Background: an optimization exercise with open tools, aiming at small area, a short achievable clock period and few clock cycles. Do not read the settings as production practice.
Function was checked by simulation only, so behaviour that the tests miss may differ from the original.
Power and IR drop assume default switching activity.

Routed metal per tile:
The die is cut into 24 by 24 equal tiles; white is low, dark blue is high, scaled to the fullest tile. Values are wire area over tile area, all layers added.
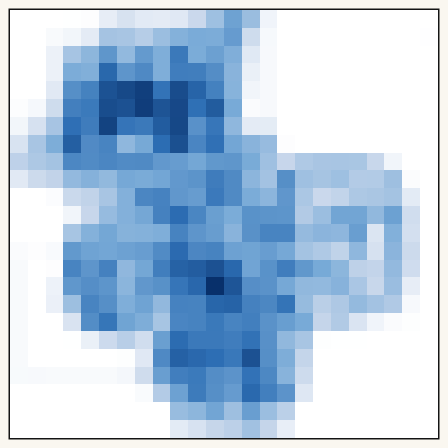
Close-up of the layout:
Window x 110 to 135, y 110 to 135 µm. Cells in grey, sequential cells in the stronger grey; small squares are vias.
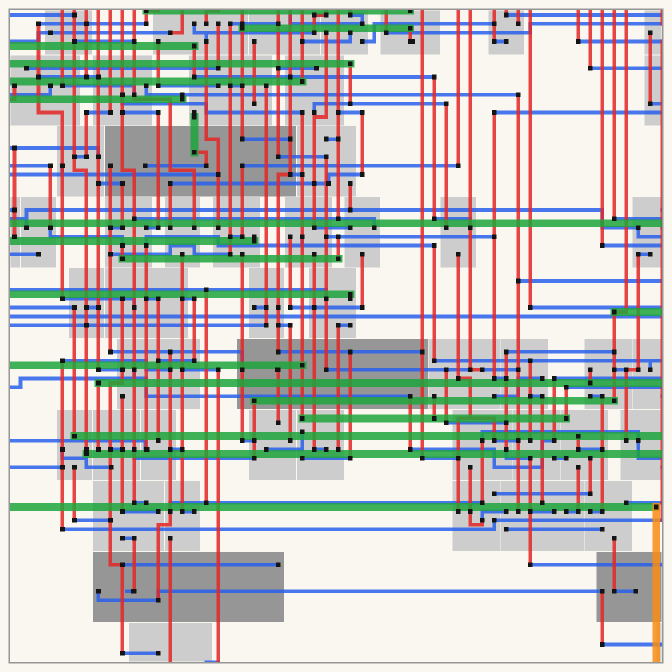
Clock wiring as the flow saved it:
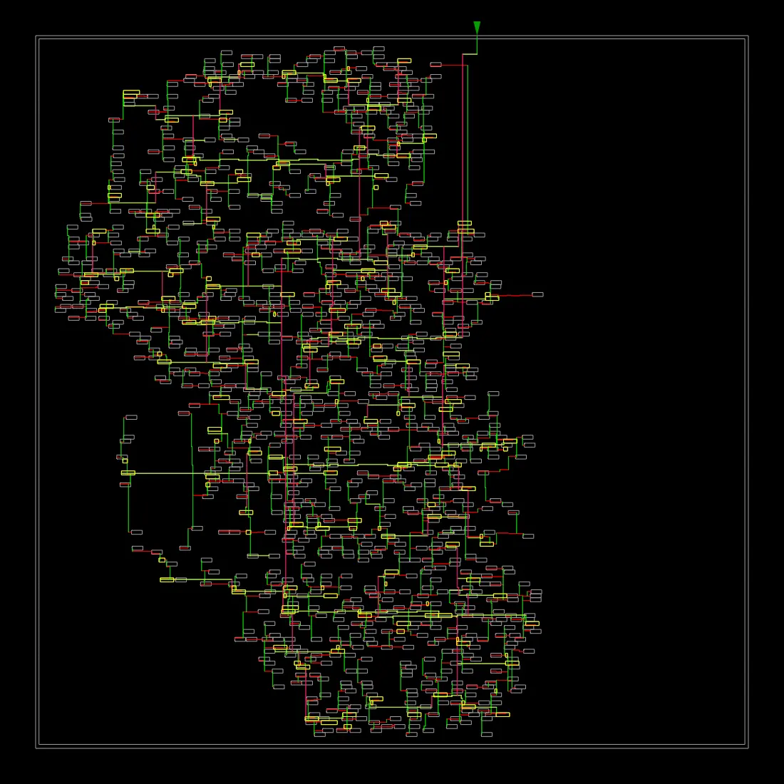
**design.v**
```verilog
module wb_master_interface ( 
                            wb_adr_o, wb_dat_o, wb_sel_o, wb_we_o, wb_cyc_o, wb_stb_o,
                            wb_cti_o, wb_bte_o, data_rd, active,
                            wb_clk, wb_rst, wb_dat_i, wb_ack_i, wb_err_i, wb_rty_i, start,
                            address, selection, write, data_wr
                            ) ;
   parameter dw = 32;
   parameter aw = 32;
   parameter DEBUG = 0;
   input 		wb_clk;
   input 		wb_rst;
   output reg [aw-1:0] wb_adr_o;
   output reg [dw-1:0] wb_dat_o;
   output reg [3:0]    wb_sel_o;
   output reg          wb_we_o ;
   output reg          wb_cyc_o;
   output reg          wb_stb_o;
   output reg [2:0]    wb_cti_o;
   output reg [1:0]    wb_bte_o;
   input [dw-1:0]      wb_dat_i;
   input               wb_ack_i;
   input               wb_err_i;
   input               wb_rty_i;
   input               start;
   input [aw-1:0]      address;
   input [3:0]         selection;
   input               write;
   input [dw-1:0]      data_wr;
   output reg [dw-1:0] data_rd;
   output wire         active;
   reg [1:0]           state;
   parameter STATE_IDLE         = 2'h0;
   parameter STATE_WAIT_ACK     = 2'h1;
   parameter STATE_ERROR        = 2'h3;
   assign active = state != STATE_IDLE;
   always @(posedge wb_clk)
     if (wb_rst) begin
        state <= STATE_IDLE;
        wb_adr_o <= 32'h9000_0000;
        wb_dat_o <= 0;
        wb_sel_o <= 0;
        wb_we_o  <= 0;
        wb_cyc_o <= 0;
        wb_stb_o <= 0;
        wb_cti_o <= 1;
        wb_bte_o <= 0;
        data_rd  <= 0;
     end else begin  
        case (state)
          STATE_IDLE: begin
             wb_adr_o <= 32'h9000_0000;
             wb_dat_o <= 0;
             wb_sel_o <= 0;
             wb_we_o  <= 0;
             wb_cyc_o <= 0;
             wb_stb_o <= 0;
             wb_cti_o <= 1;
             wb_bte_o <= 0;
             if (start) begin
                state <= STATE_WAIT_ACK;
                wb_adr_o <= address;
                wb_dat_o <= data_wr;
                wb_sel_o <= selection;
                wb_we_o  <= write;
                wb_cyc_o <= 1;
                wb_stb_o <= 1;
                wb_cti_o <= 1;
                wb_bte_o <= 0;
                data_rd  <=0;
             end else begin
                state <= STATE_IDLE;
             end
          end  
          STATE_WAIT_ACK: begin
             wb_cyc_o <= 1;
             wb_stb_o <= 1;
             wb_cti_o <= 1;
             wb_bte_o <= 0;
             if (wb_err_i || wb_rty_i) begin
                state <= STATE_ERROR;
             end else if (wb_ack_i) begin
		        if (!write) begin
		           data_rd <= wb_dat_i;
		        end
                state <= STATE_IDLE;
                wb_stb_o <= 0;
                wb_cyc_o <= 0;
             end else begin
                state <= STATE_WAIT_ACK;
             end
          end  
          STATE_ERROR: begin
             state <= STATE_IDLE;
          end
          default: begin
             state <= STATE_IDLE;
          end
        endcase  
     end
endmodule  
module dsp_slave ( 
   wb_dat_o, wb_ack_o, wb_err_o, wb_rty_o, dsp_input0_reg,
   dsp_input1_reg, dsp_input2_reg, dsp_input3_reg, dsp_input4_reg,
   wb_clk, wb_rst, start, wb_adr_i, wb_dat_i, wb_sel_i, wb_we_i,
   wb_cyc_i, wb_stb_i, wb_cti_i, wb_bte_i, dsp_output0_reg,
   dsp_output1_reg, dsp_output2_reg, dsp_output3_reg, dsp_output4_reg,
   done
   ) ;
   parameter SLAVE_ADDRESS = 32'h0000_0000;
   parameter dw = 32;
   parameter aw = 32;
   parameter DEBUG = 0;
   input wb_clk;
   input wb_rst;
   input start;
   input wire [aw-1:0] wb_adr_i;
   input wire [dw-1:0] wb_dat_i;
   input wire [3:0]    wb_sel_i;
   input wire          wb_we_i ;
   input wire          wb_cyc_i;
   input wire          wb_stb_i;
   input wire [2:0]    wb_cti_i;
   input wire [1:0]    wb_bte_i;
   output reg [dw-1:0] wb_dat_o;
   output reg          wb_ack_o;
   output reg          wb_err_o;
   output reg          wb_rty_o;
   output reg [dw-1:0] dsp_input0_reg;
   output reg [dw-1:0] dsp_input1_reg;
   output reg [dw-1:0] dsp_input2_reg;
   output reg [dw-1:0] dsp_input3_reg;
   output reg [dw-1:0] dsp_input4_reg;
   input [dw-1:0]      dsp_output0_reg;
   input [dw-1:0]      dsp_output1_reg;
   input [dw-1:0]      dsp_output2_reg;
   input [dw-1:0]      dsp_output3_reg;
   input [dw-1:0]      dsp_output4_reg;
   input               done;
   wire                write_registers = wb_cyc_i & wb_stb_i & wb_we_i;
   wire                read_registers = wb_cyc_i & wb_stb_i;
   always @(posedge wb_clk)
     if (wb_rst) begin
        wb_ack_o <= 1'b0;
        wb_err_o <= 1'b0;
        wb_rty_o <= 1'b0;
     end else begin
        if (wb_cyc_i & wb_stb_i) begin
           wb_ack_o <= 1;
        end else begin
           wb_ack_o <= 0;
        end
     end  
   always @(posedge wb_clk)
     if (wb_rst) begin
        dsp_input0_reg <= 32'h0;
        dsp_input1_reg <= 32'h0;
        dsp_input2_reg <= 32'h0;
        dsp_input3_reg <= 32'h0;
        dsp_input4_reg <= 32'h0;
        dsp_input0_reg <= 32'h0;
        dsp_input1_reg <= 32'h0;
        dsp_input2_reg <= 32'h0;
        dsp_input3_reg <= 32'h0;
        dsp_input4_reg <= 32'h0;
     end else begin  
        if (write_registers) begin
           case (wb_adr_i[7:0])
             8'h00: begin
                dsp_input0_reg[07:00] <= wb_sel_i[0] ? wb_dat_i[07:00] : dsp_input0_reg[07:00];
                dsp_input0_reg[15:08] <= wb_sel_i[1] ? wb_dat_i[15:08] : dsp_input0_reg[15:08];
                dsp_input0_reg[23:16] <= wb_sel_i[2] ? wb_dat_i[23:16] : dsp_input0_reg[23:16];
                dsp_input0_reg[31:24] <= wb_sel_i[3] ? wb_dat_i[31:24] : dsp_input0_reg[31:24];
             end
             8'h04: begin
                dsp_input1_reg[07:00] <= wb_sel_i[0] ? wb_dat_i[07:00] : dsp_input1_reg[07:00];
                dsp_input1_reg[15:08] <= wb_sel_i[1] ? wb_dat_i[15:08] : dsp_input1_reg[15:08];
                dsp_input1_reg[23:16] <= wb_sel_i[2] ? wb_dat_i[23:16] : dsp_input1_reg[23:16];
                dsp_input1_reg[31:24] <= wb_sel_i[3] ? wb_dat_i[31:24] : dsp_input1_reg[31:24];
             end
             8'h08: begin
                dsp_input2_reg[07:00] <= wb_sel_i[0] ? wb_dat_i[07:00] : dsp_input2_reg[07:00];
                dsp_input2_reg[15:08] <= wb_sel_i[1] ? wb_dat_i[15:08] : dsp_input2_reg[15:08];
                dsp_input2_reg[23:16] <= wb_sel_i[2] ? wb_dat_i[23:16] : dsp_input2_reg[23:16];
                dsp_input2_reg[31:24] <= wb_sel_i[3] ? wb_dat_i[31:24] : dsp_input2_reg[31:24];
             end
             8'h0C: begin
                dsp_input3_reg[07:00] <= wb_sel_i[0] ? wb_dat_i[07:00] : dsp_input3_reg[07:00];
                dsp_input3_reg[15:08] <= wb_sel_i[1] ? wb_dat_i[15:08] : dsp_input3_reg[15:08];
                dsp_input3_reg[23:16] <= wb_sel_i[2] ? wb_dat_i[23:16] : dsp_input3_reg[23:16];
                dsp_input3_reg[31:24] <= wb_sel_i[3] ? wb_dat_i[31:24] : dsp_input3_reg[31:24];
             end
             8'h10: begin
                dsp_input4_reg[07:00] <= wb_sel_i[0] ? wb_dat_i[07:00] : dsp_input4_reg[07:00];
                dsp_input4_reg[15:08] <= wb_sel_i[1] ? wb_dat_i[15:08] : dsp_input4_reg[15:08];
                dsp_input4_reg[23:16] <= wb_sel_i[2] ? wb_dat_i[23:16] : dsp_input4_reg[23:16];
                dsp_input4_reg[31:24] <= wb_sel_i[3] ? wb_dat_i[31:24] : dsp_input4_reg[31:24];
             end
           endcase  
        end else begin  
           if (dsp_input0_reg[31] ) begin
              dsp_input0_reg[31] <= 1'b0;
           end
        end  
     end  
   always @(posedge wb_clk)
     if (wb_rst) begin
        wb_dat_o <= 32'b0;
     end else begin
        if (read_registers) begin
           case (wb_adr_i[7:0])
             8'h00:  wb_dat_o <= dsp_input0_reg;
             8'h04:  wb_dat_o <= dsp_input1_reg;
             8'h08:  wb_dat_o <= dsp_input2_reg;
             8'h0C:  wb_dat_o <= dsp_input3_reg;
             8'h10:  wb_dat_o <= dsp_input4_reg;
             8'h14: wb_dat_o <= dsp_output0_reg;
             8'h18: wb_dat_o <= dsp_output1_reg;
             8'h1C: wb_dat_o <= dsp_output2_reg;
             8'h20: wb_dat_o <= dsp_output3_reg;
             8'h24: wb_dat_o <= dsp_output4_reg;
           endcase  
        end
     end  
endmodule  
module dsp_sm ( 
   file_read_data, address, start, selection, write, data_wr,
   file_active, dsp_output0_reg, dsp_output1_reg, dsp_output2_reg,
   dsp_output3_reg, dsp_output4_reg, rd_ptr, wr_ptr,
   wb_clk, wb_rst, file_num, file_write, file_read, file_reset,
   file_write_data, file_rd_ptr_offset, data_rd, active,
   dsp_input0_reg, dsp_input1_reg, dsp_input2_reg, dsp_input3_reg,
   dsp_input4_reg
   ) ;
   parameter dw = 32;
   parameter aw = 32;
   parameter DEBUG = 0;
   input wb_clk;
   input wb_rst;
   input [7:0] file_num;
   input       file_write;
   input       file_read;
   input       file_reset;
   input [31:0] file_write_data;
   output reg [31:0] file_read_data;
   input [31:0]      file_rd_ptr_offset;
   output reg [aw-1:0] address;
   output reg          start;
   output reg [3:0]    selection;
   output reg          write;
   output reg [dw-1:0] data_wr;
   output reg          file_active;
   input [dw-1:0]      data_rd;
   input               active;
   input [dw-1:0]      dsp_input0_reg;
   input [dw-1:0]      dsp_input1_reg;
   input [dw-1:0]      dsp_input2_reg;
   input [dw-1:0]      dsp_input3_reg;
   input [dw-1:0]      dsp_input4_reg;
   output reg [dw-1:0] dsp_output0_reg;
   output reg [dw-1:0] dsp_output1_reg;
   output reg [dw-1:0] dsp_output2_reg;
   output reg [dw-1:0] dsp_output3_reg;
   output reg [dw-1:0] dsp_output4_reg;
   reg [7:0]           state;
   localparam STATE_IDLE              = 8'h00;
   localparam STATE_READ_START        = 8'h01;
   localparam STATE_READ_START_DONE   = 8'h02;
   localparam STATE_READ_END          = 8'h03;
   localparam STATE_READ_END_DONE     = 8'h04;
   localparam STATE_READ_RD_PTR       = 8'h05;
   localparam STATE_READ_RD_PTR_DONE  = 8'h06;
   localparam STATE_READ_WR_PTR       = 8'h07;
   localparam STATE_READ_WR_PTR_DONE  = 8'h08;
   localparam STATE_READ_STATUS       = 8'h09;
   localparam STATE_READ_STATUS_DONE  = 8'h0A;
   localparam STATE_READ_CONTROL      = 8'h0B;
   localparam STATE_READ_CONTROL_DONE = 8'h0C;
   localparam STATE_READ_FILE_DATA       = 8'h0D;
   localparam STATE_READ_FILE_DATA_DONE  = 8'h0E;
   localparam STATE_WRITE_FILE_DATA       = 8'h0F;
   localparam STATE_WRITE_FILE_DATA_DONE  = 8'h10;
   localparam STATE_WRITE_STATUS         = 8'h11;
   localparam STATE_WRITE_STATUS_DONE    = 8'h12;
   localparam STATE_WRITE_RD_PTR         = 8'h13;
   localparam STATE_WRITE_RD_PTR_DONE    = 8'h14;
   localparam STATE_WRITE_WR_PTR         = 8'h15;
   localparam STATE_WRITE_WR_PTR_DONE    = 8'h16;
   localparam STATE_RESET_FILE           = 8'h17;
   reg [31:0]          file_base_address;
   reg [31:0]          start_address;
   reg [31:0]          end_address;
   output reg [31:0]   rd_ptr;
   output reg [31:0]   wr_ptr;
   reg [31:0]          control;
   reg [31:0]          file_write_data_reg;
   reg [31:0]          status;
   reg                 reset_file;
   wire [1:0]          data_size = control[1:0];
   wire [2:0]          data_size_increment = (data_size == 2'b00) ? 3'h4 :
                       (data_size == 2'b01) ? 3'h2 :
                       (data_size == 2'b10) ? 3'h1 :
                       (data_size == 2'b11) ? 3'h0 : 3'h0;
   wire [3:0]          data_selection = (data_size == 2'b00) ? 4'hF :
                       (data_size == 2'b01) & wr_ptr[1]==0 ? 4'h3 :
                       (data_size == 2'b01) & wr_ptr[1]==1? 4'hC :
                       (data_size == 2'b10)  & wr_ptr[1:0] ==0 ? 4'h1 :
                       (data_size == 2'b10)  & wr_ptr[1:0] ==1 ? 4'h2 :
                       (data_size == 2'b10)  & wr_ptr[1:0] ==2 ? 4'h4 :
                       (data_size == 2'b10)  & wr_ptr[1:0] ==3 ? 4'h8 :
                       (data_size == 2'b11) ? 3'h0 : 3'h0;
   wire [31:0]         data_write = (data_selection == 4'hf) ? file_write_data_reg[31:0] :
                       (data_selection == 4'hc) ? {file_write_data_reg[31:16], 16'b0} :
                       (data_selection == 4'h3) ? {16'b0, file_write_data_reg[15:0]} :
                       (data_selection == 4'h8) ? {file_write_data_reg[31:24], 24'b0} :
                       (data_selection == 4'h4) ? {8'b0, file_write_data_reg[23:16], 16'b0} :
                       (data_selection == 4'h2) ? {16'b0, file_write_data_reg[15:08], 8'b0} :
                       (data_selection == 4'h1) ? {24'b0, file_write_data_reg[07:00]} : 0;
   wire [31:0]         rd_ptr_next = rd_ptr + data_size_increment;
   wire [31:0]         wr_ptr_next = wr_ptr + data_size_increment;
   reg                 read_not_write;
   always @(posedge wb_clk) begin
      if (wb_rst) begin
         file_read_data <=0;
         address <=0;
         start <=0;
         selection <=0;
         write <=0;
         data_wr <=0;
         state <= STATE_IDLE;
         file_base_address <= 0;
         start_address <= 0;
         end_address <=0;
         rd_ptr <=0;
         wr_ptr <=0;
         control <=0;
         file_write_data_reg <= 0;
         status <= 0;
         file_active <=0;
         dsp_output0_reg <= 0;
         dsp_output1_reg <= 0;
         dsp_output2_reg <= 0;
         dsp_output3_reg <= 0;
         dsp_output4_reg <= 0;
         read_not_write <= 0;
         reset_file <= 0;
      end else begin
         case (state)
           STATE_IDLE: begin
              file_read_data <=0;
              address <=0;
              start <=0;
              selection <=0;
              write <=0;
              data_wr <=0;
              file_active <= 0;
              read_not_write <= 0;
              reset_file <= file_reset;
              if (file_read | file_write | file_reset) begin
                 read_not_write <= file_read;
                 file_active <= 1;
                 state <= STATE_READ_START;
                 file_base_address <= 32'h9000_0000 + 'h20*file_num;
                 file_write_data_reg <= file_write_data;
              end
           end  
           STATE_READ_START: begin
              address <= file_base_address+32'h0000_0000;
              start <= 1;
              selection <= 4'hF;
              write <= 0;
              data_wr <= 0;
              if (active) begin
                 state <= STATE_READ_START_DONE;
              end
           end
           STATE_READ_START_DONE: begin
              start <= 0;
              if (!active) begin
                 state <= STATE_READ_END;
                 start_address <= data_rd;
              end
           end
           STATE_READ_END: begin
              address <= file_base_address+32'h0000_0004;
              start <= 1;
              selection <= 4'hF;
              write <= 0;
              data_wr <= 0;
              if (active) begin
                 state <= STATE_READ_END_DONE;
              end
           end
           STATE_READ_END_DONE: begin
              start <= 0;
              if (!active) begin
                 state <= STATE_READ_RD_PTR;
                 end_address <= data_rd;
              end
           end
           STATE_READ_RD_PTR: begin
              address <= file_base_address+32'h0000_0008;
              start <= 1;
              selection <= 4'hF;
              write <= 0;
              data_wr <= 0;
              if (active) begin
                 state <= STATE_READ_RD_PTR_DONE;
              end
           end
           STATE_READ_RD_PTR_DONE: begin
              start <= 0;
              if (!active) begin
                 state <= STATE_READ_WR_PTR;
                 rd_ptr <= data_rd;
              end
           end
           STATE_READ_WR_PTR: begin
              address <= file_base_address+32'h0000_000C;
              start <= 1;
              selection <= 4'hF;
              write <= 0;
              data_wr <= 0;
              if (active) begin
                 state <= STATE_READ_WR_PTR_DONE;
              end
           end
           STATE_READ_WR_PTR_DONE: begin
              start <= 0;
              if (!active) begin
                 state <= STATE_READ_STATUS;
                 wr_ptr <= data_rd;
              end
           end
           STATE_READ_STATUS: begin
              address <= file_base_address+32'h0000_0010;
              start <= 1;
              selection <= 4'hF;
              write <= 0;
              data_wr <= 0;
              if (active) begin
                 state <= STATE_READ_STATUS_DONE;
              end
           end
           STATE_READ_STATUS_DONE: begin
              start <= 0;
              if (!active) begin
                 state <= STATE_READ_CONTROL;
                 status <= data_rd;
              end
           end
           STATE_READ_CONTROL: begin
              address <= file_base_address+32'h0000_0014;
              start <= 1;
              selection <= 4'hF;
              write <= 0;
              data_wr <= 0;
              if (active) begin
                 state <= STATE_READ_CONTROL_DONE;
              end
           end
           STATE_READ_CONTROL_DONE: begin
              start <= 0;
              if (!active) begin
                 if (read_not_write) begin
                    if (reset_file) begin
                       state <= STATE_RESET_FILE;
                    end else begin
                       state <= STATE_READ_FILE_DATA;
                    end
                 end else begin
                    if (reset_file) begin
                       state <= STATE_RESET_FILE;
                    end else begin
                       state <= STATE_WRITE_FILE_DATA;
                    end
                 end
                 control <= data_rd;
              end
           end  
           STATE_READ_FILE_DATA : begin
              if (file_rd_ptr_offset) begin
                 address <= start_address+file_rd_ptr_offset;
                 start <= 1;
                 selection <= data_selection;
                 write <= 0;
                 data_wr <= 0;
              end else begin
                 address <= rd_ptr;
                 start <= 1;
                 selection <= data_selection;
                 write <= 0;
                 data_wr <= 0;
              end
              if (active) begin
                 write <=0;
                 state <= STATE_READ_FILE_DATA_DONE;
                 if (file_rd_ptr_offset == 0) begin
                    if (rd_ptr_next > end_address) begin
                       rd_ptr <= start_address;
                       status[0] <= 1;
                    end else begin
                       rd_ptr <= rd_ptr_next;
                    end
                 end
              end  
           end  
           STATE_READ_FILE_DATA_DONE: begin
              start <= 0;
              if (!active) begin
                 state <= STATE_WRITE_STATUS;
                 file_read_data <= data_rd;
              end
           end
           STATE_WRITE_FILE_DATA : begin
              address <= wr_ptr;
              start <= 1;
              selection <= data_selection;
              write <= 1;
              data_wr <= file_write_data_reg;
              if (active) begin
                 write <=0;
                 state <= STATE_WRITE_FILE_DATA_DONE;
                 if (wr_ptr_next > end_address) begin
                    wr_ptr <= start_address;
                    status[0] <= 1;
                 end else begin
                    wr_ptr <= wr_ptr_next;
                 end
              end
           end  
           STATE_WRITE_FILE_DATA_DONE: begin
              start <= 0;
              if (!active) begin
                 state <= STATE_WRITE_STATUS;
              end
           end
           STATE_WRITE_STATUS : begin
              address <= file_base_address+32'h0000_0010;
              start <= 1;
              selection <= 4'hF;
              write <= 1;
              data_wr <= status;
              if (active) begin
                 write <=0;
                 state <= STATE_WRITE_STATUS_DONE;
              end
           end
           STATE_WRITE_STATUS_DONE: begin
              start <= 0;
              if (!active) begin
                 if (read_not_write) begin
                    state <= STATE_WRITE_RD_PTR;
                 end else begin
                    state <= STATE_WRITE_WR_PTR;
                 end
              end
           end
           STATE_WRITE_RD_PTR : begin
              address <= file_base_address+32'h0000_0008;
              start <= 1;
              selection <= 4'hF;
              write <= 1;
              data_wr <= rd_ptr;
              if (active) begin
                 write <=0;
                 state <= STATE_WRITE_RD_PTR_DONE;
              end
           end
           STATE_WRITE_RD_PTR_DONE: begin
              start <= 0;
              if (!active) begin
                 state <= STATE_IDLE;
              end
           end
           STATE_WRITE_WR_PTR : begin
              address <= file_base_address+32'h0000_000C;
              start <= 1;
              selection <= 4'hF;
              write <= 1;
              data_wr <= wr_ptr;
              if (active) begin
                 write <=0;
                 state <= STATE_WRITE_WR_PTR_DONE;
              end
           end
           STATE_WRITE_WR_PTR_DONE: begin
              start <= 0;
              if (!active) begin
                 state <= STATE_IDLE;
              end
           end
           STATE_RESET_FILE: begin
              rd_ptr <= start_address;
              wr_ptr <= start_address;
              state <= STATE_WRITE_RD_PTR;
           end
           default: begin
              state <= STATE_IDLE;
           end
         endcase  
      end  
   end  
endmodule  
module dsp_equation_sum ( 
   interrupt, error, file_num, file_write, file_read, file_write_data,
   equation_done, busy, dsp_output0_reg,
   wb_clk, wb_rst, equation_enable, dsp_input0_reg, dsp_input1_reg,
   dsp_input3_reg, file_read_data, file_active, rd_ptr, wr_ptr
   ) ;
   parameter dw = 32;
   parameter aw = 32;
   parameter DEBUG = 0;
   input wb_clk;
   input wb_rst;
   input equation_enable;
   output reg interrupt;
   output reg error;
   input [dw-1:0] dsp_input0_reg;
   input [dw-1:0] dsp_input1_reg;
   input [dw-1:0] dsp_input3_reg;
   output reg [7:0] file_num;
   output reg     file_write;
   output reg     file_read;
   output reg [31:0] file_write_data;
   input  [31:0] file_read_data;
   input         file_active;
   input [31:0]  rd_ptr;
   input [31:0]  wr_ptr;
   output reg    equation_done;
   output wire       busy;
   output reg [31:0] dsp_output0_reg;
   localparam STATE_IDLE                    = 8'h00;
   localparam STATE_READ_INPUT_FILE         = 8'h01;
   localparam STATE_READ_INPUT_FILE_DONE    = 8'h02;
   localparam STATE_OPERATION               = 8'h03;
   localparam STATE_WRITE_READ_FILE         = 8'h04;
   localparam STATE_WRITE_READ_FILE_DONE    = 8'h05;
   localparam STATE_WRITE_RESULTS_FILE      = 8'h06;
   localparam STATE_WRITE_RESULTS_FILE_DONE = 8'h07;
   reg [7:0]     state;
   wire  equation_start = dsp_input0_reg[31] & equation_enable;
   wire [1:0] data_size =dsp_input0_reg[9:8];
   wire       data_signed =dsp_input0_reg[10] ;
   wire [7:0] input_file = dsp_input1_reg[07:00];
   wire [7:0] output_file = dsp_input3_reg[07:00];
   reg [31:0] sum;
   reg [31:0] sample_count;
   reg [31:0] file_data_in;
   reg        carry;
   assign busy = (state != STATE_IDLE);
   always @(posedge wb_clk)
     if (wb_rst) begin
        state <= STATE_IDLE;
        interrupt <= 0;
        error <= 0;
        file_num <=0;
        file_write <= 0;
        file_read <=0;
        file_write_data <=0;
        sum <= 0;
        sample_count <=0;
        file_data_in <=0;
        equation_done <= 0;
        dsp_output0_reg <= 0;
        carry <= 0;
     end else begin
        case (state)
          STATE_IDLE: begin
             file_num <= input_file;
             file_write <= 0;
             file_read <=0;
             equation_done <= 0;
             if (equation_start) begin
                file_write_data <=0;
                dsp_output0_reg <=0;
                state <= STATE_READ_INPUT_FILE;
                sum <= 0;
                sample_count <= 0;
                error <= 0;
                file_data_in <= 0;
                carry <= 0;
             end else begin
                state <= STATE_IDLE;
             end
          end  
          STATE_READ_INPUT_FILE: begin
             file_read <= 1;
             if (file_active) begin
                state <= STATE_READ_INPUT_FILE_DONE;
             end else begin
                state <= STATE_READ_INPUT_FILE;
             end
          end
          STATE_READ_INPUT_FILE_DONE:begin
             file_read <= 0;
             if (file_active) begin
                state <= STATE_READ_INPUT_FILE_DONE;
                file_data_in <= file_read_data;
             end else begin
                state <= STATE_OPERATION;
             end
          end
          STATE_OPERATION: begin
             if (data_size == 2'b00) begin
                {carry, sum} <= sum + file_data_in;
                sample_count <= sample_count + 1;
             end else if (data_size == 2'b01) begin
                {carry, sum} <= sum + file_data_in[31:16] + file_data_in[15:0];
                sample_count <= sample_count + 2;
             end else if (data_size == 2'b10) begin
                {carry, sum} <= sum + file_data_in[31:24] + file_data_in[23:16] + file_data_in[15:8] + file_data_in[7:0];
                sample_count <= sample_count + 4;
             end else begin
                sum <= 0;
                sample_count <=0;
                error <= 1;
             end
             if (carry) begin
                error <= 1;
             end
             if (wr_ptr != rd_ptr) begin
                state <= STATE_READ_INPUT_FILE;
             end else begin
                state <= STATE_WRITE_RESULTS_FILE;
                file_num <= output_file;
             end
          end  
          STATE_WRITE_RESULTS_FILE: begin
             file_write <= 1;
             dsp_output0_reg <= sum;
             file_write_data <= sum;
             if (file_active) begin
                state <= STATE_WRITE_RESULTS_FILE_DONE;
             end else begin
                state <= STATE_WRITE_RESULTS_FILE;
             end
          end
          STATE_WRITE_RESULTS_FILE_DONE:begin
             file_write <= 0;
             if (file_active) begin
                state <= STATE_WRITE_RESULTS_FILE_DONE;
             end else begin
                state <= STATE_IDLE;
                equation_done <= 1;
             end
          end
          default:begin
             state <= STATE_IDLE;
          end
        endcase  
     end
endmodule  
module dsp_equation_multiply ( 
   interrupt, error, file_num, file_write, file_read, file_write_data,
   equation_done, busy, dsp_output0_reg, dsp_output1_reg,
   wb_clk, wb_rst, equation_enable, dsp_input0_reg, dsp_input1_reg,
   dsp_input2_reg, dsp_input3_reg, file_read_data, file_active,
   rd_ptr, wr_ptr
   ) ;
   parameter dw = 32;
   parameter aw = 32;
   parameter DEBUG = 0;
   input wb_clk;
   input wb_rst;
   input equation_enable;
   output reg interrupt;
   output reg error;
   input [dw-1:0] dsp_input0_reg;
   input [dw-1:0] dsp_input1_reg;
   input [dw-1:0] dsp_input2_reg;
   input [dw-1:0] dsp_input3_reg;
   output reg [7:0] file_num;
   output reg       file_write;
   output reg       file_read;
   output reg [31:0] file_write_data;
   input [31:0]      file_read_data;
   input             file_active;
   input [31:0]      rd_ptr;
   input [31:0]      wr_ptr;
   output reg        equation_done;
   output wire       busy;
   output reg [31:0] dsp_output0_reg;
   output reg [31:0] dsp_output1_reg;
   wire              equation_start = dsp_input0_reg[31] & equation_enable;
   wire [1:0]        data_size =dsp_input0_reg[9:8];
   wire              data_signed =dsp_input0_reg[10];
   wire              enable_mac = dsp_input0_reg[11];
   wire              scalar_multiply = dsp_input0_reg[12];
   wire [7:0]        input_file0 = dsp_input1_reg[07:00];
   wire [7:0]        input_file1 = dsp_input1_reg[15:08];
   wire [7:0]        output_file = dsp_input3_reg[07:00];
   reg [63:0]        multiply_output;
   reg [63:0]        mac_output;
   reg [31:0]        operand0;
   reg [31:0]        operand1;
   localparam STATE_IDLE                    = 8'h00;
   localparam STATE_READ_INPUT_FILE0        = 8'h01;
   localparam STATE_READ_INPUT_FILE0_DONE   = 8'h02;
   localparam STATE_READ_INPUT_FILE1        = 8'h03;
   localparam STATE_READ_INPUT_FILE1_DONE   = 8'h04;
   localparam STATE_OPERATION               = 8'h05;
   localparam STATE_WRITE_READ_FILE         = 8'h06;
   localparam STATE_WRITE_READ_FILE_DONE    = 8'h07;
   localparam STATE_WRITE_RESULTS_FILE      = 8'h08;
   localparam STATE_WRITE_RESULTS_FILE_DONE = 8'h09;
   reg [7:0]         state;
   reg [31:0]        sample_count;
   reg [31:0]        file_data_in;
   assign busy = (state != STATE_IDLE);
   always @(posedge wb_clk)
     if (wb_rst) begin
        state <= STATE_IDLE;
        interrupt <= 0;
        error <= 0;
        file_num <=0;
        file_write <= 0;
        file_read <=0;
        file_write_data <=0;
        multiply_output <= 0;
        mac_output <=0;
        sample_count <=0;
        file_data_in <=0;
        equation_done <= 0;
        dsp_output0_reg <= 0;
        dsp_output1_reg <= 0;
        operand0 <= 0;
        operand1 <= 0;
     end else begin
        case (state)
          STATE_IDLE: begin
             file_num <= input_file0;
             file_write <= 0;
             file_read <=0;
             equation_done <= 0;
             if (equation_start) begin
                multiply_output <= 0;
                mac_output <=0;
                file_write_data <=0;
                dsp_output0_reg <=0;
                state <= STATE_READ_INPUT_FILE0;
                sample_count <= 0;
                error <= 0;
                file_data_in <= 0;
             end else begin
                state <= STATE_IDLE;
             end
          end  
          STATE_READ_INPUT_FILE0: begin
             file_num <= input_file0;
             file_read <= 1;
             if (file_active) begin
                state <= STATE_READ_INPUT_FILE0_DONE;
             end else begin
                state <= STATE_READ_INPUT_FILE0;
             end
          end
          STATE_READ_INPUT_FILE0_DONE:begin
             file_read <= 0;
             if (file_active) begin
                state <= STATE_READ_INPUT_FILE0_DONE;
                operand0 <= file_read_data;
             end else begin
                if (scalar_multiply) begin
                   operand1 <= dsp_input2_reg;
                   state <= STATE_OPERATION;
                end else begin
                   file_num <= input_file1;
                   state <= STATE_READ_INPUT_FILE1;
                end
             end
          end  
          STATE_READ_INPUT_FILE1: begin
             file_read <= 1;
             if (file_active) begin
                state <= STATE_READ_INPUT_FILE1_DONE;
             end else begin
                state <= STATE_READ_INPUT_FILE1;
             end
          end
          STATE_READ_INPUT_FILE1_DONE:begin
             file_read <= 0;
             if (file_active) begin
                state <= STATE_READ_INPUT_FILE1_DONE;
                operand1 <= file_read_data;
             end else begin
                state <= STATE_OPERATION;
             end
          end
          STATE_OPERATION: begin
             multiply_output <= operand0 * operand1;
             sample_count <= sample_count + 1;
             if (enable_mac) begin
                mac_output <= mac_output + (operand0 * operand1);
             end
             state <= STATE_WRITE_RESULTS_FILE;
             file_num <= output_file;
             equation_done <= (wr_ptr == rd_ptr);
          end  
          STATE_WRITE_RESULTS_FILE: begin
             file_write <= 1;
             dsp_output0_reg <= multiply_output[31:0];
             if (enable_mac) begin
                dsp_output1_reg <= mac_output[31:0];
             end
             file_write_data <= multiply_output[31:0];
             if (file_active) begin
                state <= STATE_WRITE_RESULTS_FILE_DONE;
             end else begin
                state <= STATE_WRITE_RESULTS_FILE;
             end
          end
          STATE_WRITE_RESULTS_FILE_DONE:begin
             file_write <= 0;
             if (file_active) begin
                state <= STATE_WRITE_RESULTS_FILE_DONE;
             end else begin
                if (equation_done)
                  state <= STATE_IDLE;
                else
                  state <= STATE_READ_INPUT_FILE0;
             end
          end  
          default:begin
             state <= STATE_IDLE;
          end
        endcase  
     end
endmodule  
module dsp_equation_dtree ( 
   interrupt, error, file_num, file_write, file_read, file_reset,
   file_rd_ptr_offset, file_write_data, equation_done, busy,
   dsp_output0_reg, dsp_output1_reg,
   wb_clk, wb_rst, equation_enable, dsp_input0_reg, dsp_input1_reg,
   dsp_input2_reg, dsp_input3_reg, file_read_data, file_active,
   rd_ptr, wr_ptr
   ) ;
   parameter dw = 32;
   parameter aw = 32;
   parameter DEBUG = 0;
   input wb_clk;
   input wb_rst;
   input equation_enable;
   output reg interrupt;
   output reg error;
   input [dw-1:0] dsp_input0_reg;
   input [dw-1:0] dsp_input1_reg;
   input [dw-1:0] dsp_input2_reg;
   input [dw-1:0] dsp_input3_reg;
   output reg [7:0] file_num;
   output reg       file_write;
   output reg       file_read;
   output reg       file_reset;
   output reg [31:0] file_rd_ptr_offset;
   output reg [31:0] file_write_data;
   input [31:0]      file_read_data;
   input             file_active;
   input [31:0]      rd_ptr;
   input [31:0]      wr_ptr;
   output reg        equation_done;
   output wire       busy;
   output reg [31:0] dsp_output0_reg;
   output reg [31:0] dsp_output1_reg;
   wire              equation_start = dsp_input0_reg[31] & equation_enable;
   wire [1:0]        data_size =dsp_input0_reg[9:8];
   wire              data_signed =dsp_input0_reg[10];
   wire [7:0]        split_file   = dsp_input1_reg[07:00];
   wire [7:0]        sensor1_file = dsp_input1_reg[15:08];
   wire [7:0]        sensor2_file = dsp_input1_reg[23:16];
   wire [7:0]        sensor3_file = dsp_input1_reg[31:24];
   wire [7:0]        output_file = dsp_input3_reg[07:00];
   reg [31:0]        dtree_output;
   reg               dtree_result;
   localparam STATE_IDLE                    = 8'h00;
   localparam STATE_READ_SPLIT_FILE0_0      = 8'h01;
   localparam STATE_READ_SPLIT_FILE0_DONE_0 = 8'h02;
   localparam STATE_READ_SPLIT_FILE0_1      = 8'h03;
   localparam STATE_READ_SPLIT_FILE0_DONE_1 = 8'h04;
   localparam STATE_READ_DATA_FILE          = 8'h05;
   localparam STATE_READ_DATA_FILE_DONE     = 8'h06;
   localparam STATE_OPERATION               = 8'h07;
   localparam STATE_OPERATION_DONE          = 8'h08;
   localparam STATE_WRITE_RESULTS_FILE      = 8'h09;
   localparam STATE_WRITE_RESULTS_FILE_DONE = 8'h0a;
   localparam STATE_RESET_SPLIT_FILE        = 8'h0b;
   localparam STATE_RESET_SPLIT_FILE_DONE   = 8'h0c;
   reg [7:0]         state;
   reg [31:0]        sample_count;
   reg [31:0]        file_data_in;
   reg [31:0]        split_value;
   reg [31:0]        split_control;
   reg [31:0]        sensor_data;
   reg [3:0]         dtree_level;
   reg [7:0]         node;
   wire              leaf = split_control[31];
   wire [7:0]        node_output = split_control[7:0];
   wire [7:0] sensor_file = (dtree_level == 4'h1) ? sensor1_file :
              (dtree_level == 4'h2) ? sensor2_file :
              (dtree_level == 4'h3) ? sensor3_file :
              00;
   assign busy = (state != STATE_IDLE);
   always @(posedge wb_clk)
     if (wb_rst) begin
        state <= STATE_IDLE;
        split_value <= 0;
        split_control <= 0;
        sensor_data <= 0;
        interrupt <= 0;
        error <= 0;
        file_num <=0;
        file_write <= 0;
        file_read <=0;
        file_write_data <=0;
        dtree_output <= 0;
        sample_count <=0;
        file_data_in <=0;
        equation_done <= 0;
        dsp_output0_reg <= 0;
        dsp_output1_reg <= 0;
        dtree_level <= 1;
        dtree_result <= 0;
        file_reset <=0;
        file_rd_ptr_offset <= 0;
        node <= 1;
     end else begin
        case (state)
          STATE_IDLE: begin
             file_num <= split_file;
             file_write <= 0;
             file_read <=0;
             file_reset <=0;
             equation_done <= 0;
             if (equation_start) begin
                node <= 1;
                dtree_level <= 1;
                split_value <= 0;
                split_control <= 0;
                sensor_data <= 0;
                dtree_output <= 0;
                file_write_data <=0;
                dsp_output0_reg <=0;
                state <= STATE_READ_SPLIT_FILE0_0;
                sample_count <= 0;
                error <= 0;
                file_data_in <= 0;
                dtree_result <=0;
             end else begin
                state <= STATE_IDLE;
             end
          end  
          STATE_READ_SPLIT_FILE0_0: begin
             file_num <= split_file;
             file_read <= 1;
             if (node>1) begin
                if (node[0]) begin
                   file_rd_ptr_offset <= (node << 2) + 4;
                end else begin
                   file_rd_ptr_offset <= (node << 2);
                end
             end else begin
                file_rd_ptr_offset <= 0;
             end
             if (file_active) begin
                state <= STATE_READ_SPLIT_FILE0_DONE_0;
             end else begin
                state <= STATE_READ_SPLIT_FILE0_0;
             end
          end
          STATE_READ_SPLIT_FILE0_DONE_0:begin
             file_read <= 0;
             if (file_active) begin
                state <= STATE_READ_SPLIT_FILE0_DONE_0;
                split_value <= file_read_data;
             end else begin
                state <= STATE_READ_SPLIT_FILE0_1;
                if (node>1) begin
                   file_rd_ptr_offset <= file_rd_ptr_offset + 4;
                end
             end
          end  
          STATE_READ_SPLIT_FILE0_1: begin
             file_read <= 1;
             if (file_active) begin
                state <= STATE_READ_SPLIT_FILE0_DONE_1;
             end else begin
                state <= STATE_READ_SPLIT_FILE0_1;
             end
          end
          STATE_READ_SPLIT_FILE0_DONE_1:begin
             file_read <= 0;
             if (file_active) begin
                state <= STATE_READ_SPLIT_FILE0_DONE_1;
                split_control <= file_read_data;
             end else begin
                file_num <= sensor_file;
                file_rd_ptr_offset <= 0;
                state <= STATE_READ_DATA_FILE;
             end
          end
          STATE_READ_DATA_FILE: begin
             file_read <= 1;
             if (file_active) begin
                state <= STATE_READ_DATA_FILE_DONE;
             end else begin
                state <= STATE_READ_DATA_FILE;
             end
          end
          STATE_READ_DATA_FILE_DONE:begin
             file_read <= 0;
             if (file_active) begin
                state <= STATE_READ_DATA_FILE_DONE;
                sensor_data <= file_read_data;
             end else begin
                state <= STATE_OPERATION;
             end
          end
          STATE_OPERATION: begin
             sample_count <= sample_count + 1;
             dtree_result <= (sensor_data <= split_value);
             file_num <= output_file;
             equation_done <= leaf;
             state <= STATE_OPERATION_DONE;
          end  
          STATE_OPERATION_DONE: begin
             if (dtree_result) begin
                node <= (node << 1);
             end else begin
                node <= (node << 1) + 1;
             end
             if (leaf) begin
                state <= STATE_WRITE_RESULTS_FILE;
             end else begin
                state <= STATE_READ_SPLIT_FILE0_0;
                dtree_level <= dtree_level + 1;
             end  
          end  
          STATE_WRITE_RESULTS_FILE: begin
             file_write <= 1;
             dsp_output0_reg <= (dtree_result) ? node_output : 0;
             file_write_data <= (dtree_result) ? node_output : 0;
             if (file_active) begin
                state <= STATE_WRITE_RESULTS_FILE_DONE;
             end else begin
                state <= STATE_WRITE_RESULTS_FILE;
             end
          end
          STATE_WRITE_RESULTS_FILE_DONE:begin
             file_write <= 0;
             if (file_active) begin
                state <= STATE_WRITE_RESULTS_FILE_DONE;
             end else begin
                state <= STATE_RESET_SPLIT_FILE;
             end
          end  
          STATE_RESET_SPLIT_FILE: begin
             file_num <= split_file;
             file_reset <= 1;
             if (file_active) begin
                state <= STATE_RESET_SPLIT_FILE_DONE;
             end else begin
                state <= STATE_RESET_SPLIT_FILE;
             end
          end
          STATE_RESET_SPLIT_FILE_DONE:begin
             file_reset <= 0;
             if (file_active) begin
                state <= STATE_RESET_SPLIT_FILE_DONE;
             end else begin
                state <= STATE_IDLE;
             end
          end  
          default:begin
             state <= STATE_IDLE;
          end
        endcase  
     end
endmodule  
module dsp_equations_top ( 
   dsp_output0_reg, dsp_output1_reg, dsp_output2_reg, dsp_output3_reg,
   dsp_output4_reg, done, busy, file_num, file_write, file_read, file_reset,
   file_rd_ptr_offset, file_write_data,
   wb_clk, wb_rst, rd_ptr, wr_ptr, dsp_input0_reg, dsp_input1_reg,
   dsp_input2_reg, dsp_input3_reg, dsp_input4_reg, file_read_data,
   file_active
   ) ;
   parameter dw = 32;
   parameter aw = 32;
   parameter DEBUG = 0;
   input wb_clk;
   input wb_rst;
   input [31:0] rd_ptr;
   input [31:0] wr_ptr;
   input [dw-1:0] dsp_input0_reg;
   input [dw-1:0] dsp_input1_reg;
   input [dw-1:0] dsp_input2_reg;
   input [dw-1:0] dsp_input3_reg;
   input [dw-1:0] dsp_input4_reg;
   output wire [dw-1:0] dsp_output0_reg;
   output wire [dw-1:0] dsp_output1_reg;
   output wire [dw-1:0] dsp_output2_reg;
   output wire [dw-1:0] dsp_output3_reg;
   output wire [dw-1:0] dsp_output4_reg;
   output wire          done;
   output wire          busy;
   output wire [7:0] file_num;
   output wire       file_write;
   output wire       file_read;
   output wire       file_reset;
   output wire [31:0] file_rd_ptr_offset;
   output wire [31:0] file_write_data;
   input [31:0]      file_read_data;
   input             file_active;
   wire              interrupt;
   wire              error;
   wire              interrupt_sum;
   wire              error_sum;
   wire [7:0]        file_num_sum;
   wire              file_write_sum;
   wire              file_read_sum;
   wire [31:0]       file_write_data_sum;
   wire              done_sum;
   wire              busy_sum;
   wire [31:0]       dsp_output0_sum;
   wire              interrupt_multiply;
   wire              error_multiply;
   wire [7:0]        file_num_multiply;
   wire              file_write_multiply;
   wire              file_read_multiply;
   wire [31:0]       file_write_data_multiply;
   wire              done_multiply;
   wire              busy_multiply;
   wire [31:0]       dsp_output0_multiply;
   wire [31:0]       dsp_output1_multiply;
   wire              interrupt_dtree;
   wire              error_dtree;
   wire [7:0]        file_num_dtree;
   wire              file_write_dtree;
   wire              file_read_dtree;
   wire [31:0]       file_write_data_dtree;
   wire              done_dtree;
   wire              busy_dtree;
   wire [31:0]       dsp_output0_dtree;
   wire [31:0]       dsp_output1_dtree;
   wire              file_reset_dtree;
   wire [31:0]       file_rd_ptr_offset_dtree;
   wire  equation_enable_sum = (dsp_input0_reg[7:0] == 8'h01);
   wire  equation_enable_multiply = (dsp_input0_reg[7:0] == 8'h02);
   wire  equation_enable_dtree = (dsp_input0_reg[7:0] == 8'h03);
   assign file_reset = (equation_enable_dtree) ? file_reset_dtree : 0;
   assign file_rd_ptr_offset = (equation_enable_dtree) ? file_rd_ptr_offset_dtree : 0;
   assign interrupt = (equation_enable_sum) ? interrupt_sum :
                      (equation_enable_multiply) ? interrupt_multiply :
                      (equation_enable_dtree) ? interrupt_dtree :
                      0;
   assign error = (equation_enable_sum) ? error_sum :
                  (equation_enable_multiply) ? error_multiply:
                  (equation_enable_dtree) ? error_dtree:
                  0;
   assign file_num = (equation_enable_sum) ? file_num_sum :
                     (equation_enable_multiply) ? file_num_multiply:
                     (equation_enable_dtree) ? file_num_dtree:
                     0;
   assign file_write = (equation_enable_sum) ? file_write_sum :
                       (equation_enable_multiply) ? file_write_multiply:
                       (equation_enable_dtree) ? file_write_dtree:
                       0;
   assign file_read = (equation_enable_sum) ? file_read_sum :
                      (equation_enable_multiply) ? file_read_multiply:
                      (equation_enable_dtree) ? file_read_dtree:
                      0;
   assign file_write_data = (equation_enable_sum) ? file_write_data_sum :
                            (equation_enable_multiply) ? file_write_data_multiply:
                            (equation_enable_dtree) ? file_write_data_dtree:
                            0;
   assign done = (equation_enable_sum) ? done_sum :
                 (equation_enable_multiply) ? done_multiply:
                 (equation_enable_dtree) ? done_dtree:
                 0;
   assign dsp_output0_reg = (equation_enable_sum) ? dsp_output0_sum :
                            (equation_enable_multiply) ? dsp_output0_multiply :
                            (equation_enable_dtree) ? dsp_output0_dtree :
                            0;
   assign dsp_output1_reg = (equation_enable_multiply) ? dsp_output1_multiply :
                            (equation_enable_dtree) ? dsp_output1_dtree :
                            0;
   assign dsp_output2_reg = 0;
   assign dsp_output3_reg = 0;
   assign dsp_output4_reg = 0;
   wire  equation_pending = dsp_input0_reg[31] &
                            (equation_enable_sum | equation_enable_multiply | equation_enable_dtree);
   assign busy = equation_pending |
                 (equation_enable_sum & busy_sum) |
                 (equation_enable_multiply & busy_multiply) |
                 (equation_enable_dtree & busy_dtree);
   dsp_equation_sum
     sum(
         .interrupt(interrupt_sum),
         .error(error_sum),
         .file_num(file_num_sum),
         .file_write(file_write_sum),
         .file_read(file_read_sum),
         .file_write_data(file_write_data_sum),
         .equation_done(done_sum),
         .busy(busy_sum),
         .dsp_output0_reg(dsp_output0_sum),
         .wb_clk(wb_clk),
         .wb_rst(wb_rst),
         .equation_enable(equation_enable_sum),
         .rd_ptr(rd_ptr),
         .wr_ptr(wr_ptr),
         .dsp_input0_reg(dsp_input0_reg),
         .dsp_input1_reg(dsp_input1_reg),
         .dsp_input3_reg(dsp_input3_reg),
         .file_read_data(file_read_data),
         .file_active(file_active)
         ) ;
   dsp_equation_multiply
     multiply (
               .interrupt(interrupt_multiply),
               .error(error_multiply),
               .file_num(file_num_multiply),
               .file_write(file_write_multiply),
               .file_read(file_read_multiply),
               .file_write_data(file_write_data_multiply),
               .equation_done(done_multiply),
               .busy(busy_multiply),
               .dsp_output0_reg(dsp_output0_multiply),
               .dsp_output1_reg(dsp_output1_multiply),
               .wb_clk(wb_clk),
               .wb_rst(wb_rst),
               .equation_enable(equation_enable_multiply),
               .dsp_input0_reg(dsp_input0_reg),
               .dsp_input1_reg(dsp_input1_reg),
               .dsp_input2_reg(dsp_input2_reg),
               .dsp_input3_reg(dsp_input3_reg),
               .file_read_data(file_read_data),
               .file_active(file_active),
               .rd_ptr(rd_ptr),
               .wr_ptr(wr_ptr)
               );
   dsp_equation_dtree
     dtree (
               .interrupt(interrupt_dtree),
               .error(error_dtree),
               .file_num(file_num_dtree),
               .file_write(file_write_dtree),
               .file_read(file_read_dtree),
               .file_reset(file_reset_dtree),
               .file_write_data(file_write_data_dtree),
               .equation_done(done_dtree),
               .busy(busy_dtree),
               .dsp_output0_reg(dsp_output0_dtree),
               .dsp_output1_reg(dsp_output1_dtree),
               .file_rd_ptr_offset(file_rd_ptr_offset_dtree),
               .wb_clk(wb_clk),
               .wb_rst(wb_rst),
               .equation_enable(equation_enable_dtree),
               .dsp_input0_reg(dsp_input0_reg),
               .dsp_input1_reg(dsp_input1_reg),
               .dsp_input2_reg(dsp_input2_reg),
               .dsp_input3_reg(dsp_input3_reg),
               .file_read_data(file_read_data),
               .file_active(file_active),
               .rd_ptr(rd_ptr),
               .wr_ptr(wr_ptr)
               );
endmodule  
module dsp_top ( 
                wb_m_adr_o, wb_m_dat_o, wb_m_sel_o, wb_m_we_o, wb_m_cyc_o,
                wb_m_stb_o, wb_m_cti_o, wb_m_bte_o, wb_s_dat_o, wb_s_ack_o,
                wb_s_err_o, wb_s_rty_o, busy,
                wb_clk, wb_rst, wb_m_dat_i, wb_m_ack_i, wb_m_err_i, wb_m_rty_i,
                wb_s_adr_i, wb_s_dat_i, wb_s_sel_i, wb_s_we_i, wb_s_cyc_i,
                wb_s_stb_i, wb_s_cti_i, wb_s_bte_i
                ) ;
   parameter dw = 32;
   parameter aw = 32;
   parameter DEBUG = 0;
   parameter SLAVE_ADDRESS = 32'h00000000;
   input 		wb_clk;
   input 		wb_rst;
   output wire [aw-1:0] wb_m_adr_o;
   output wire [dw-1:0] wb_m_dat_o;
   output wire [3:0]    wb_m_sel_o;
   output wire          wb_m_we_o ;
   output wire          wb_m_cyc_o;
   output wire          wb_m_stb_o;
   output wire [2:0]    wb_m_cti_o;
   output wire [1:0]    wb_m_bte_o;
   input [dw-1:0]       wb_m_dat_i;
   input                wb_m_ack_i;
   input                wb_m_err_i;
   input                wb_m_rty_i;
   input wire [aw-1:0]  wb_s_adr_i;
   input wire [dw-1:0]  wb_s_dat_i;
   input wire [3:0]     wb_s_sel_i;
   input wire           wb_s_we_i ;
   input wire           wb_s_cyc_i;
   input wire           wb_s_stb_i;
   input wire [2:0]     wb_s_cti_i;
   input wire [1:0]     wb_s_bte_i;
   output wire [dw-1:0] wb_s_dat_o;
   output wire          wb_s_ack_o;
   output wire          wb_s_err_o;
   output wire          wb_s_rty_o;
   output wire          busy;
   wire [7:0]           file_num;
   wire                 file_write;
   wire                 file_read;
   wire [31:0]          file_write_data;
   wire [31:0]          file_read_data;
   wire [31:0]          file_rd_ptr_offset;
   wire                 start;
   wire [31:0]          rd_ptr;
   wire [31:0]          wr_ptr;
   wire [dw-1:0]        dsp_input0_reg;
   wire [dw-1:0]        dsp_input1_reg;
   wire [dw-1:0]        dsp_input2_reg;
   wire [dw-1:0]        dsp_input3_reg;
   wire [dw-1:0]        dsp_input4_reg;
   wire [dw-1:0]        dsp_output0_reg ;  
   wire [dw-1:0]        dsp_output1_reg ;  
   wire [dw-1:0]        dsp_output2_reg ;  
   wire [dw-1:0]        dsp_output3_reg ;  
   wire [dw-1:0]        dsp_output4_reg ;  
   wire [31:0]          data_rd;
   wire [31:0]          address;
   wire [3:0]           selection;
   wire [31:0]          data_wr;
   wire                 active;
   wire                 write;
   wire                 done;
   wire                 file_active;
   wire                 file_reset;
   wb_master_interface master(
                              .wb_adr_o(wb_m_adr_o),
                              .wb_dat_o(wb_m_dat_o),
                              .wb_sel_o(wb_m_sel_o),
                              .wb_we_o(wb_m_we_o),
                              .wb_cyc_o(wb_m_cyc_o),
                              .wb_stb_o(wb_m_stb_o),
                              .wb_cti_o(wb_m_cti_o),
                              .wb_bte_o(wb_m_bte_o),
                              .data_rd(data_rd),
                              .active(active),
                              .wb_clk(wb_clk),
                              .wb_rst(wb_rst),
                              .wb_dat_i(wb_m_dat_i),
                              .wb_ack_i(wb_m_ack_i),
                              .wb_err_i(wb_m_err_i),
                              .wb_rty_i(wb_m_rty_i),
                              .start(start),
                              .address(address),
                              .selection(selection),
                              .write(write),
                              .data_wr(data_wr)
                              ) ;
   dsp_slave #(.SLAVE_ADDRESS(SLAVE_ADDRESS))
   slave(
         .wb_dat_o(wb_s_dat_o),
         .wb_ack_o(wb_s_ack_o),
         .wb_err_o(wb_s_err_o),
         .wb_rty_o(wb_s_rty_o),
         .dsp_input0_reg(dsp_input0_reg),
         .dsp_input1_reg(dsp_input1_reg),
         .dsp_input2_reg(dsp_input2_reg),
         .dsp_input3_reg(dsp_input3_reg),
         .dsp_input4_reg(dsp_input4_reg),
         .start(start),
         .done(done),
         .dsp_output0_reg(dsp_output0_reg),
         .dsp_output1_reg(dsp_output1_reg),
         .dsp_output2_reg(dsp_output2_reg),
         .dsp_output3_reg(dsp_output3_reg),
         .dsp_output4_reg(dsp_output4_reg),
         .wb_clk(wb_clk),
         .wb_rst(wb_rst),
         .wb_adr_i(wb_s_adr_i),
         .wb_dat_i(wb_s_dat_i),
         .wb_sel_i(wb_s_sel_i),
         .wb_we_i(wb_s_we_i),
         .wb_cyc_i(wb_s_cyc_i),
         .wb_stb_i(wb_s_stb_i),
         .wb_cti_i(wb_s_cti_i),
         .wb_bte_i(wb_s_bte_i)
         ) ;
   dsp_sm
     sm(
        .address(address),
        .start(start),
        .selection(selection),
        .write(write),
        .data_wr(data_wr),
        .file_active(file_active),
        .dsp_output0_reg(),
        .dsp_output1_reg(),
        .dsp_output2_reg(),
        .dsp_output3_reg(),
        .dsp_output4_reg(),
        .rd_ptr(rd_ptr),
        .wr_ptr(wr_ptr),
        .wb_clk(wb_clk),
        .wb_rst(wb_rst),
        .data_rd(data_rd),
        .active(active),
        .file_num(file_num),
        .file_write(file_write),
        .file_read(file_read),
        .file_reset(file_reset),
        .file_rd_ptr_offset(file_rd_ptr_offset),
        .file_write_data(file_write_data),
        .file_read_data(file_read_data),
        .dsp_input0_reg(dsp_input0_reg),
        .dsp_input1_reg(dsp_input1_reg),
        .dsp_input2_reg(dsp_input2_reg),
        .dsp_input3_reg(dsp_input3_reg),
        .dsp_input4_reg(dsp_input4_reg)
        ) ;
   dsp_equations_top
     equations(
               .file_num(file_num),
               .file_write(file_write),
               .file_read(file_read),
               .file_reset(file_reset),
               .file_rd_ptr_offset(file_rd_ptr_offset),
               .file_write_data(file_write_data),
               .dsp_output0_reg(dsp_output0_reg),
               .dsp_output1_reg(dsp_output1_reg),
               .dsp_output2_reg(dsp_output2_reg),
               .dsp_output3_reg(dsp_output3_reg),
               .dsp_output4_reg(dsp_output4_reg),
               .done(done),
               .busy(busy),
               .wb_clk(wb_clk),
               .wb_rst(wb_rst),
               .rd_ptr(rd_ptr),
               .wr_ptr(wr_ptr),
               .file_active(file_active),
               .dsp_input0_reg(dsp_input0_reg),
               .dsp_input1_reg(dsp_input1_reg),
               .dsp_input2_reg(dsp_input2_reg),
               .dsp_input3_reg(dsp_input3_reg),
               .dsp_input4_reg(dsp_input4_reg),
               .file_read_data(file_read_data)
               ) ;
endmodule  
```
**run.sh**
```bash
#!/bin/bash
# synth_recipe.tcl (not shown) runs the flow's synth.tcl, then flattens the netlist and writes it again
# the make line also repeats each setting of config.mk as NAME=value (left out here)
make -C /OpenROAD-flow-scripts/flow DESIGN_CONFIG=/design/flow/config.mk WORK_HOME=/design/flow/orfs CLKGATE_MAP_FILE= SYNTH_SCRIPT=/design/flow/synth_recipe.tcl finish
```
**config.mk**
```make
export PLATFORM = sky130hd
export DESIGN_NAME = dsp_top
export DESIGN_NICKNAME = dsp_top
export VERILOG_FILES = /design/flow/design.v
export SDC_FILE = /design/flow/constraint.sdc
export NUM_CORES = 4
export LEC_CHECK = 0
export CAP_MARGIN = 20
export CORE_MARGIN = 2
export CORE_UTILIZATION = 30
export SLEW_MARGIN = 20
```
**constraint.sdc**
```tcl
create_clock -name core_clock -period 13.0 [get_ports {wb_clk}]
set_input_delay 2.6000 -clock core_clock [delete_from_list [all_inputs] [get_ports {wb_clk}]]
set_output_delay 2.6000 -clock core_clock [all_outputs]
set_load 0.01 [all_outputs]
```
==> impl_results.md <==
* RSZ-0062 raised after global routing: no
* Fmax at 96.7 MHz
* Int Power at 5.24 mW
* Area of the multi-input gates at 45,000 µm²
* R2R Path End: equations.multiply.mac_output[31]
* Top Metal Used: met5
* Pwr Total at 7.00 mW
* Synth warnings at 6
* Critical Path Most Common Cell: fa_1
* Vias in the first global route at 62,700
* Startpoint types: register
* Max_cap viols at 0
* Placed Cells at 11,700
* Met1 Routed Length at 108 mm
* Hold Path Class: reg -> reg
* Reg power frac at 47.0%
* ClkCell Share at 4.73%
* Ys async rst share at 0%
* Net switching power at 1.76 mW
* Die height at 489 µm
* Boundary pin count at 225
* Synth Area in XOR/XNOR at 3.80%
* Largest family of logic cells by synthesized area: simple AND/OR/NAND/NOR gates
* Seq area share at 27.0%
* First-pass GRT wire length at 396 mm
* Synth top cells by count: 1,686 x nand2_1, 1,065 x dfxtp_1, 1,001 x a21oi_1
* GRT busiest layer: met2
* Status: no timing/DRC/antenna violations
* Pre-CTS WS at 2.75 ns
* Synth area leader: dfxtp_1
* Synthesized area at 70,600 µm²
* CP endpoint kind: register
* Die ar. at 239,000 µm²
* Inverters at 573
* Fraction of area in multi-input gates at 56.9%
* Post-synthesis mux area share at 0.899%
* Mean Syn Cell Area at 7.97 µm²
* Sequential cell area at 21,300 µm²
* Starting Density at 30.1%
* Wire per inst at 22.3 µm
* Hold_sp: master.wb_dat_o[31]
* Ys flop type: dfxtp_1
* Fillers at 24,300
* Tapcell count at 3,150
* Nets@finish at 9,585
* Clock Pin Slew Worst Setup and Hold Paths at 0.06 ns
* Commonest non-fill, non-tap cell in the layout: nand2_1
* Reg2Reg Depth at 34
* Met2 Use GR at 33.8%
* Top Consumer: clock
* Met3 GRT Util at 3.21%
Testbench counts, summed over its fixed seeds: cycles 162,997.
Notes on 'routed metal per tile' above:
32% of the tiles are over half the peak. The mean over all tiles is 0.19. The densest ninth of the die: centre. The emptiest ninth of the die: north-east.

Notes on 'close-up of the layout' above:
Green is met3. Blue is met1. Orange is met4. Red is met2.
Netlist names of flops here include `equations.sum.sum` (3). 47 logic cells have their middle in the window. Sequential cells in the window: 3. Most frequent: o21ai_0 (10), nand2_1 (6).

Notes on 'clock wiring as the flow saved it' above:
Clk Latency, worst-skew pair: 0.78 ns
TritonCTS buffer count: 109
Clk power: 3.35 mW

## afterwards: timing with drivers on the ports
How much do the figures lean on ideal ports? The routed layout below was timed once more, with nothing changed but the port constraints.
Step 1 (the two cells are an assumption about what drives the block):
set clk [get_ports {wb_clk}]
set_driving_cell -lib_cell sky130_fd_sc_hd__clkbuf_16 $clk
set_driving_cell -lib_cell sky130_fd_sc_hd__buf_2 [delete_from_list [all_inputs] $clk]
Step 2 also shifts input and output timing later by t, the mid clock arrival at the registers, as if the neighbouring blocks saw the same clock.
a / b / c = ideal ports / drivers / drivers and shift; a / b = the first two.
shift t [ns]: 0.829
setup slack, ns: 2.654 / 2.654 / 2.654
worst setup path after step 2: register to register
clock arrival spread, ns: 0.055 / 0.054
cell pins on the clock port's net: 1
After both steps this run still meets setup and hold. The setup slack of this run moves by 0.000 ns with the drivers and by 0.000 ns with both steps.
